Background: an optimization exercise with open tools, aiming at small area. Do not read the settings as production practice. The RTL was checked by simulation tests, not by an equivalence proof against the original design. Power is estimated from default activity; no workload was simulated.

**design/flow/run.sh**
```bash
#!/bin/bash
# synth_recipe.tcl (not shown) runs the flow's synth.tcl, then flattens the netlist and writes it again
# the make line also repeats each setting of config.mk as NAME=value (left out here)
make -C /OpenROAD-flow-scripts/flow DESIGN_CONFIG=/design/flow/config.mk WORK_HOME=/design/flow/orfs CLKGATE_MAP_FILE= SYNTH_SCRIPT=/design/flow/synth_recipe.tcl finish
```
**design/flow/design.v**
```verilog
module BaudRateGenerator #(
    parameter CLOCK_FREQ = 50000000,     
    parameter BAUD_RATE  = 9600          
)(
    input wire clk,
    input wire rst,
    output reg baud_tick
);
    localparam integer BAUD_DIVISOR = CLOCK_FREQ / BAUD_RATE;
    reg [$clog2(BAUD_DIVISOR)-1:0] counter;
    always @(posedge clk or negedge rst) begin
        if (!rst) begin
            counter <= 0;
            baud_tick <= 0;
        end else begin
            if (counter == BAUD_DIVISOR - 1) begin
                counter <= 0;
                baud_tick <= 1;
            end else begin
                counter <= counter + 1;
                baud_tick <= 0;
            end
        end
    end
endmodule
module UartTransmitter #(
    parameter DATA_BITS = 8,        
    parameter STOP_BITS = 1,        
    parameter TIMEOUT_CYCLES = 10400   
)(
    input wire clk,                 
    input wire rst_n,               
	 input wire ENABLE_PARITY,
	 input wire PARITY_TYPE,
    input wire baud_tick,           
    input wire write,               
	 input wire read,
    input wire [DATA_BITS-1:0] in,  
    output reg busy,                
    output reg done,                
    output reg out,                 
	 output reg data_loaded,
    output reg tx_error             
);
localparam STATE_IDLE      = 3'b000;
localparam STATE_START_BIT = 3'b001;
localparam STATE_DATA      = 3'b010;
localparam STATE_PARITY    = 3'b011;
localparam STATE_STOP      = 3'b100;
reg [2:0] state;
reg [DATA_BITS-1:0] in_data;
reg [3:0] bit_index;   
reg [1:0] stop_bit_count;
reg parity_bit_to_send;
reg [$clog2(TIMEOUT_CYCLES+1)-1:0] timeout_counter;
reg [DATA_BITS-1:0] fifo [0:15];
reg [4:0] fifo_count;
reg [3:0] fifo_wr_ptr, fifo_rd_ptr;
reg fifo_read;  
wire fifo_empty = (fifo_count == 0);
wire fifo_full  = (fifo_count == 16);
wire parity_even = ^in_data;
wire parity_to_send = (PARITY_TYPE == 1) ? ~parity_even : parity_even;
always @(posedge clk or negedge rst_n) begin
    if (!rst_n) begin
        fifo_wr_ptr <= 0;
        fifo_rd_ptr <= 0;
        fifo_count  <= 0;
		  data_loaded <= 0;
    end else begin
	 data_loaded <= 0;
        case ({write && !fifo_full , fifo_read})
            2'b01: begin  
                fifo_rd_ptr <= (fifo_rd_ptr + 1) & 4'hF;
                fifo_count <= fifo_count - 1;
            end
            2'b10: begin  
                fifo[fifo_wr_ptr] <= in;
                fifo_wr_ptr <= (fifo_wr_ptr + 1) & 4'hF;
                fifo_count <= fifo_count + 1;
					 data_loaded <= 1;
            end
            2'b11: begin  
                fifo[fifo_wr_ptr] <= in;
                fifo_wr_ptr <= (fifo_wr_ptr + 1) & 4'hF;
                fifo_rd_ptr <= (fifo_rd_ptr + 1) & 4'hF;
					 data_loaded <= 1;
            end
        endcase
    end
end
always @(posedge clk or negedge rst_n) begin
    if (!rst_n) begin
        state <= STATE_IDLE;
        busy <= 0;
        done <= 0;
        out  <= 1;
        tx_error <= 0;
        stop_bit_count <= 0;
        bit_index <= 0;
        timeout_counter <= 0;
        in_data <= 0;
        parity_bit_to_send <= 0;
        fifo_read <= 0;
    end else begin
        fifo_read <= 0;
        done <= 0;
        if (state != STATE_IDLE) begin  
            if (baud_tick) begin
                timeout_counter <= 0;  
            end else if (timeout_counter < TIMEOUT_CYCLES) begin
                timeout_counter <= timeout_counter + 1;
            end else begin
                tx_error <= 1;
                state <= STATE_IDLE;
                busy <= 0;
                out <= 1;
                timeout_counter <= 0;
            end
        end else begin
            timeout_counter <= 0;
            tx_error <= 0;
        end
        if (baud_tick) begin
            case (state)
                STATE_IDLE: begin
                    if (!fifo_empty && !read) begin
                        in_data <= fifo[fifo_rd_ptr];
                        bit_index <= 0;
                        if (ENABLE_PARITY)
                            parity_bit_to_send <= (PARITY_TYPE == 1) ? 
                                                 ~(^fifo[fifo_rd_ptr]) : 
                                                 (^fifo[fifo_rd_ptr]);
                        fifo_read <= 1;
                        busy <= 1;
                        state <= STATE_START_BIT;
                        out <= 0;  
                    end else begin
                        out <= 1;  
                        busy <= 0;
                    end
                end
                STATE_START_BIT: begin
                    out <= 0;  
                    state <= STATE_DATA;
                end
                STATE_DATA: begin
                    out <= in_data[bit_index];
                    if (bit_index < DATA_BITS - 1) begin
                        bit_index <= bit_index + 1;
                    end else begin
                        if (ENABLE_PARITY) begin
                            state <= STATE_PARITY;
                        end else begin
                            state <= STATE_STOP;
                            stop_bit_count <= 0;
                        end
                    end
                end
                STATE_PARITY: begin
                    out <= parity_bit_to_send;
                    state <= STATE_STOP;
                    stop_bit_count <= 0;
                end
                STATE_STOP: begin
                    out <= 1;  
                    if (stop_bit_count < STOP_BITS - 1) begin
                        stop_bit_count <= stop_bit_count + 1;
                    end else begin
                        state <= STATE_IDLE;
                        busy <= 0;
                        done <= 1;
                        stop_bit_count <= 0;
                    end
                end
                default: begin
                    state <= STATE_IDLE;
                    out <= 1;
                    busy <= 0;
                end
            endcase
        end
    end
end
endmodule
module UartReceiver #(
    parameter DATA_BITS = 8,
    parameter FIFO_DEPTH = 16,
    parameter STOP_BITS = 1
)(
    input wire clk,
    input wire rst,
    input wire rx,
    input wire parity_enable,
    input wire parity_type,
    input wire baud_tick,
    input wire fifo_read,
    output reg [DATA_BITS-1:0] rx_data,
    output reg rx_data_ready,
    output reg parity_error,
    output reg framing_error,
    output reg [7:0] parity_error_count,
    output reg [7:0] framing_error_count,
    output reg fifo_empty,
    output reg fifo_full,
    output reg rx_overflow_error
);
parameter IDLE           = 3'b000;
parameter START_BIT      = 3'b001;
parameter DATA_BITS_STATE = 3'b010;
parameter PARITY_BIT     = 3'b011;
parameter STOP_BIT       = 3'b100;
reg [2:0] state;
reg [3:0] bit_index;
reg [DATA_BITS:0] shift_reg;  
reg [1:0] stop_bit_count;
reg calculated_parity;
reg data_valid;
reg [DATA_BITS-1:0] fifo [0:FIFO_DEPTH-1];
reg [$clog2(FIFO_DEPTH)-1:0] fifo_wr_ptr, fifo_rd_ptr;
reg [$clog2(FIFO_DEPTH):0] fifo_count;
wire [DATA_BITS-1:0] received_byte = shift_reg[DATA_BITS-1:0];
always @(posedge clk or posedge rst) begin
    if (rst) begin
        state <= IDLE;
        bit_index <= 0;
        shift_reg <= 0;
        parity_error <= 0;
        framing_error <= 0;
        parity_error_count <= 0;
        framing_error_count <= 0;
        stop_bit_count <= 0;
        data_valid <= 0;
        calculated_parity <= 0;
    end else begin
    data_valid <= 0;  
    if (baud_tick) begin
        parity_error <= 0;
        framing_error <= 0;
        case (state)
            IDLE: begin
                if (rx == 1'b0) begin
                    state <= START_BIT;
                end
            end
            START_BIT: begin
                if (rx == 1'b0) begin
                    bit_index <= 0;
                    shift_reg <= 0;
                    state <= DATA_BITS_STATE;
                end else begin
                    state <= IDLE;
                end
            end
            DATA_BITS_STATE: begin
                shift_reg[bit_index] <= rx;
                if (bit_index < DATA_BITS - 1) begin
                    bit_index <= bit_index + 1;
                end else begin
                    calculated_parity <= (^shift_reg[DATA_BITS-2:0]) ^ rx;
                    state <= parity_enable ? PARITY_BIT : STOP_BIT;
                end
            end
            PARITY_BIT: begin
                shift_reg[DATA_BITS] <= rx;
                if ((parity_type == 1'b0 && calculated_parity != rx) ||
                    (parity_type == 1'b1 && calculated_parity == rx)) begin
                    parity_error <= 1;
                    if (parity_error_count < 8'hFF)
                        parity_error_count <= parity_error_count + 1;
                end
                stop_bit_count <= 0;
                state <= STOP_BIT;
            end
            STOP_BIT: begin
                if (rx != 1'b1) begin
                    framing_error <= 1;
                    if (framing_error_count < 8'hFF)
                        framing_error_count <= framing_error_count + 1;
                    state <= IDLE;
                end else begin
                    if (stop_bit_count < STOP_BITS - 1) begin
                        stop_bit_count <= stop_bit_count + 1;
                    end else begin
                        if (!parity_error) begin
                            data_valid <= 1;
                        end
                        state <= IDLE;
                    end
                end
            end
            default: state <= IDLE;
        endcase
    end
    end
end
always @(posedge clk or posedge rst) begin
    if (rst) begin
        fifo_rd_ptr <= 0;
        fifo_wr_ptr <= 0;
        fifo_count <= 0;
        fifo_empty <= 1;
        fifo_full <= 0;
        rx_data_ready <= 0;
        rx_data <= 0;
        rx_overflow_error <= 0;
    end else begin
        rx_data_ready <= 0;
        rx_overflow_error <= 0;
        if (data_valid) begin
            if (!fifo_full) begin
                fifo[fifo_wr_ptr] <= received_byte;
                fifo_wr_ptr <= (fifo_wr_ptr + 1) % FIFO_DEPTH;
            end else begin
                rx_overflow_error <= 1;  
            end
        end
        if (fifo_read && !fifo_empty) begin
            rx_data <= fifo[fifo_rd_ptr];
            rx_data_ready <= 1;
            fifo_rd_ptr <= (fifo_rd_ptr + 1) % FIFO_DEPTH;
        end
        case ({data_valid && !fifo_full, fifo_read && !fifo_empty})
            2'b10: begin
                fifo_count <= fifo_count + 1;
                fifo_empty <= 0;
                if (fifo_count == FIFO_DEPTH - 1)
                    fifo_full <= 1;
            end
            2'b01: begin
                fifo_count <= fifo_count - 1;
                fifo_full <= 0;
                if (fifo_count == 1)
                    fifo_empty <= 1;
            end
            default: ;
        endcase
    end
end
endmodule
module uart_transceiver (
    input  wire       clk,
    input  wire       rst_n,
    input  wire [7:0] tx_data,
    input  wire       tx_write,
    input  wire       tx_hold,
    output wire       tx,
    output wire       tx_busy,
    output wire       tx_done,
    output wire       tx_data_loaded,
    output wire       tx_error,
    input  wire       parity_enable,
    input  wire       parity_type,
    input  wire       rx,
    input  wire       rx_fifo_read,
    output wire [7:0] rx_data,
    output wire       rx_data_ready,
    output wire       parity_error,
    output wire       framing_error,
    output wire [7:0] parity_error_count,
    output wire [7:0] framing_error_count,
    output wire       rx_fifo_empty,
    output wire       rx_fifo_full,
    output wire       rx_overflow_error
);
    localparam CLOCK_FREQ     = 50000000;
    localparam BAUD_RATE      = 115200;
    localparam TIMEOUT_CYCLES = 10400;
    wire baud_tick;
    BaudRateGenerator #(
        .CLOCK_FREQ(CLOCK_FREQ),
        .BAUD_RATE(BAUD_RATE)
    ) baud_gen (
        .clk(clk),
        .rst(rst_n),
        .baud_tick(baud_tick)
    );
    UartTransmitter #(
        .DATA_BITS(8),
        .STOP_BITS(1),
        .TIMEOUT_CYCLES(TIMEOUT_CYCLES)
    ) uart_tx (
        .clk(clk),
        .rst_n(rst_n),
        .ENABLE_PARITY(parity_enable),
        .PARITY_TYPE(parity_type),
        .baud_tick(baud_tick),
        .write(tx_write),
        .read(tx_hold),
        .in(tx_data),
        .busy(tx_busy),
        .done(tx_done),
        .out(tx),
        .data_loaded(tx_data_loaded),
        .tx_error(tx_error)
    );
    UartReceiver #(
        .DATA_BITS(8),
        .FIFO_DEPTH(16),
        .STOP_BITS(1)
    ) uart_rx (
        .clk(clk),
        .rst(~rst_n),
        .rx(rx),
        .parity_enable(parity_enable),
        .parity_type(parity_type),
        .baud_tick(baud_tick),
        .fifo_read(rx_fifo_read),
        .rx_data(rx_data),
        .rx_data_ready(rx_data_ready),
        .parity_error(parity_error),
        .framing_error(framing_error),
        .parity_error_count(parity_error_count),
        .framing_error_count(framing_error_count),
        .fifo_empty(rx_fifo_empty),
        .fifo_full(rx_fifo_full),
        .rx_overflow_error(rx_overflow_error)
    );
endmodule
```
**design/flow/constraint.sdc**
```tcl
create_clock -name core_clock -period 20.0 [get_ports {clk}]
set_input_delay 4.0000 -clock core_clock [delete_from_list [all_inputs] [get_ports {clk}]]
set_output_delay 4.0000 -clock core_clock [all_outputs]
set_load 0.01 [all_outputs]
```
**design/flow/config.mk**
```make
export PLATFORM = sky130hd
export DESIGN_NAME = uart_transceiver
export DESIGN_NICKNAME = uart_transceiver
export VERILOG_FILES = /design/flow/design.v
export SDC_FILE = /design/flow/constraint.sdc
export NUM_CORES = 4
export LEC_CHECK = 0
export CAP_MARGIN = 20
export CORE_MARGIN = 2
export CORE_UTILIZATION = 40
export PLACE_DENSITY = 0.6
export SLEW_MARGIN = 20
```
### Routing congestion map

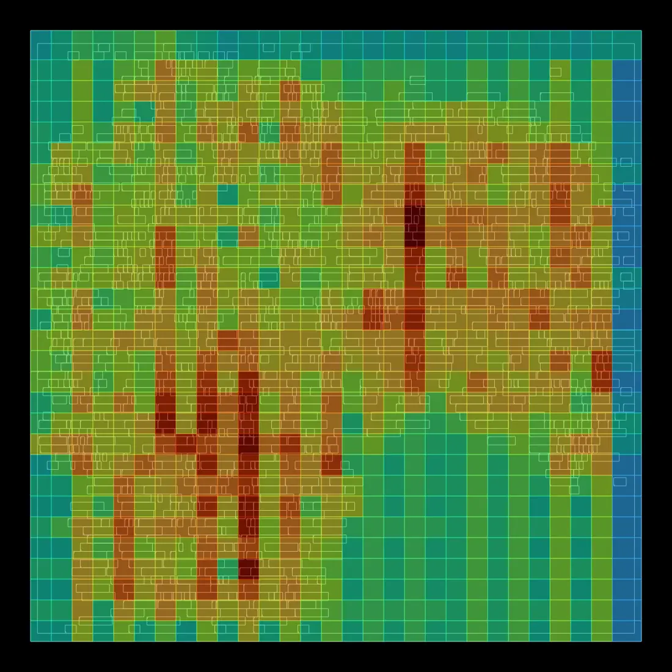
gr busiest metal: met2
met3 track demand over resource: 0.0340
met1 Use GR: 0.249

### The metal 1 layer

Drawn at 2 px/um. Cells faint in the background.
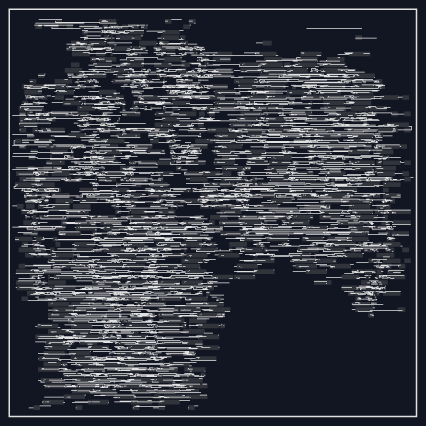
nets with wire on the layer: 1209
longest straight run: 58.0 um
wire length on this layer: 16200 um
number of vias after detailed routing: 9791
detailed-route wire length: 36100 um

==> results.sh <==
export IMPL_num_antenna_cells=0
export IMPL_core_rowCount=72
export IMPL_antenna_violating_nets_post_route=0
export IMPL_clock_insertion_delay_at_the_later_pin_of_the_skew_report_ns=0.57
export IMPL_finalCoreUtilization=0.469
export IMPL_cap_violations=0
export IMPL_die_area_sq_um=41200
export IMPL_max_stage_delay_ns=0.81
export IMPL_synth_ff_latch_count=375
export IMPL_initialDrtViolationCount=703
export IMPL_slew_limit_headroom=0.298
export IMPL_ys_warn_count=5
export IMPL_kind_of_cell_adding_the_most_delay_to_the_critical_path="simple AND/OR/NAND/NOR gates"
export IMPL_drc=0
export IMPL_hold_violations=0
export IMPL_synth_xor_area_frac=0.0389
export IMPL_grt_max_degree=64
export IMPL_post_synth_fa_ha_maj_area_fraction=0.0321
export IMPL_rsz_0062_raised_after_global_routing="false"
export IMPL_total_nets_final=1290
export IMPL_clkSinkCount=375
export IMPL_worstSetupEndpointType="register"
export IMPL_cts_tree="built"
export IMPL_core_sq_um=38800
export IMPL_cellPowerDensity_nw_per_um2=107
export IMPL_postSynthAreaPerCell_sq_um=13.4
export IMPL_most_common_layout_cells="edfxtp_1, dfrtp_1, nor2_1"
export IMPL_number_of_global_route_vias_before_repair=9879
export IMPL_reg_top3="uart_rx.fifo (128), uart_tx.fifo (128), uart_tx.timeout_counter (14)"
export IMPL_track_usage=0.179
export IMPL_cts_root_buf="clkbuf_16"
export IMPL_min_period_ns=6.04
export IMPL_synth_compound_gate_area_share=0.117
export IMPL_fraction_of_final_layout_cells_with_drive_strength_greater_than_1=0.0854
export IMPL_synth_area_sq_um=15800
export IMPL_post_synth_num_cell_types=66
export IMPL_mappedNetlistNets=1240
export IMPL_postCtsHoldBufs=0
export IMPL_hold_ws_ns=0.475
export IMPL_cp_common_cell="and2_1"
export IMPL_worst_path_max_delay_cell="nor3_1"
export IMPL_dp_hpwl_um=22600
export IMPL_clk_path_buf_depth=3
export IMPL_worstPathArrival_ns=6.22
export IMPL_critPathBufInv=1
export IMPL_vdd_drop_max_mv=0.0832
export IMPL_synth_area_mux_share=0.0238
export IMPL_cells_along_the_critical_path="clkdlybuf4s50_1, and2_1, ha_1, or2_2, and2_1, nand2_1, nor3_1"
export IMPL_layout_cells_most_common="edfxtp_1"
export IMPL_floorplan_io_pins=51
export IMPL_tightest_slew_ns=1.05
export IMPL_cts_htree_levels=2
export IMPL_seq_area_frac_synth=0.674
export IMPL_total_clock_buffers_created_by_cts=39
export IMPL_fp_dieH_um=203
export IMPL_p_leak_nw=6.82
export IMPL_cp_max_fo=8
export IMPL_report_final_slew_viol_count=0
export IMPL_hold_path_class="register to register"
export IMPL_crit_type="input pin to register"
export IMPL_via_per_inst=5.49
export IMPL_grt_antenna_before_repair=0
export IMPL_achievable_frequency_mhz=165
export IMPL_routed_wire_length_per_instance_um=20.2
export IMPL_area_share_of_and_or_nand_nor_cells_after_synthesis=0.0893
export IMPL_finalSetupViolations=0
export IMPL_detail_route_first_pass_iterations=5
export IMPL_synth_async_sr_flop_share=0.317
export IMPL_area_delta_synth_final_pct=15.1
export IMPL_globalplace_congestion=0.841
export IMPL_critPathRequiredTime_ns=20.18
export IMPL_effective_utilization_at_floorplan=0.407
export IMPL_tns_ns=0
export IMPL_synth_edf_count=256
export IMPL_cts_setup_buffers=0
export IMPL_die_width_um=203
export IMPL_grt_remaining_overflow=0
export IMPL_ys_dominant_reg_cell="edfxtp_1"
export IMPL_status="timing/DRC/antenna clean"
export IMPL_port_buffer_count=50
export IMPL_post_route_period_util=0.302
export IMPL_cts_repair_resized=0
export IMPL_synth_top_family_by_area="compound AO/OA/AOI/OAI gates"
export IMPL_syn_inst=1184
export IMPL_setup_worst_path_start_class="input pin"
export IMPL_grt_first_pass_wirelength_um=57200
export IMPL_timing_clock_skew_ns=0.0320
export IMPL_clkSlewWorstSetupHoldPaths_ns=0.06
## worst paths after layout
kind | start | endpoint | slack [ns] | cells after the start
min | uart_tx.in_data[5] | uart_tx.in_data[5] | 0.48 | 2
max | tx_write | uart_tx.fifo[3][0] | 13.96 | 7
max in group asynchronous | rst_n | uart_rx.shift_reg[2] | 15.33 | 2
max reg2reg | uart_tx.fifo_rd_ptr[0] | uart_tx.parity_bit_to_send | 16.65 | 11
min in group asynchronous | rst_n | uart_rx.fifo_count[1] | 3.41 | 1
min reg2reg | uart_tx.in_data[5] | uart_tx.in_data[5] | 0.48 | 2
## through the flow
stage / instances / setup WS, ns / total power, mW / area, sq um
finish: 1783 / 13.96 / 1.95 / 18200
global route: 1783 / 13.74 / 2.03 / 18200
global placement: 1711 / 13.37 / 1.21 / 16900
CTS: 1783 / 13.85 / 1.96 / 18200
floorplan: 1184 / 14.07 / 1.10 / 15800
detailed placement: 1711 / 13.25 / 1.21 / 16900
## synthesized netlist by cell type (20+ instances only)
library cell | instances | area [sq um]
o21ai_0 | 65 | 325
nand2_1 | 94 | 353
inv_1 | 36 | 135
nand3_1 | 36 | 180
a21oi_1 | 49 | 245
dfrtp_1 | 117 | 2930
ha_1 | 39 | 488
xor2_1 | 20 | 175
nor2_1 | 104 | 390
clkbuf_1 | 34 | 128
edfxtp_1 | 256 | 7690
xnor2_1 | 45 | 394
a22oi_1 | 33 | 248
## layer usage
metal  wire, um  vias up  global-route usage
met3       2250       62              0.0340
met5          0        -                   0
met1      16200     4872               0.249
met4        877        0              0.0647
met2      16700      311               0.282
li1           -     4546                   -
## where the power goes
part	total [mW]	internal (mW)	switching [mW]	leakage [nW]
Clock	0.750	0.453	0.297	0.651
Combinational	0.292	0.105	0.187	2.06
Sequential	0.904	0.870	0.0331	4.11
Total	1.95	1.43	0.517	6.82
## tightest hold or removal path, cell delays in order (launching register included)
cell     delay [ns]
dfrtp_1        0.34
nand2_1        0.05
nand2_1        0.05
## cell type report
class	instances	area (sq um)
fill	3432	20600
timing repair buffer	67	629
clock buffer	56	1110
clock inverter	16	224
multi-input combinational	715	4790
inverter	36	135
tap	518	648
sequential	375	10700

==> afterwards: timing with drivers on the ports <==
Ports are ideal in the flow. The routed layout listed here was re-timed in OpenROAD. Step 1, drivers: a clkbuf_16 drives clk and a buf_2 each remaining input, both assumed. Step 2 times the ports against the registers' clock, not the clock port: input delays grow and output delays shrink by t, the midpoint of the rising clock arrivals with the driver on. Three values: ideal ports, drivers, drivers and shift; two values: the first two.
t, ns: 0.599
setup slack, ns: 13.955 / 13.982 / 13.383
worst slew at a driven data input, ns: 0.04
After both steps this run still meets setup and hold. For this run, drivers alone change the setup slack by +0.027 ns; drivers and shift together by -0.572 ns.
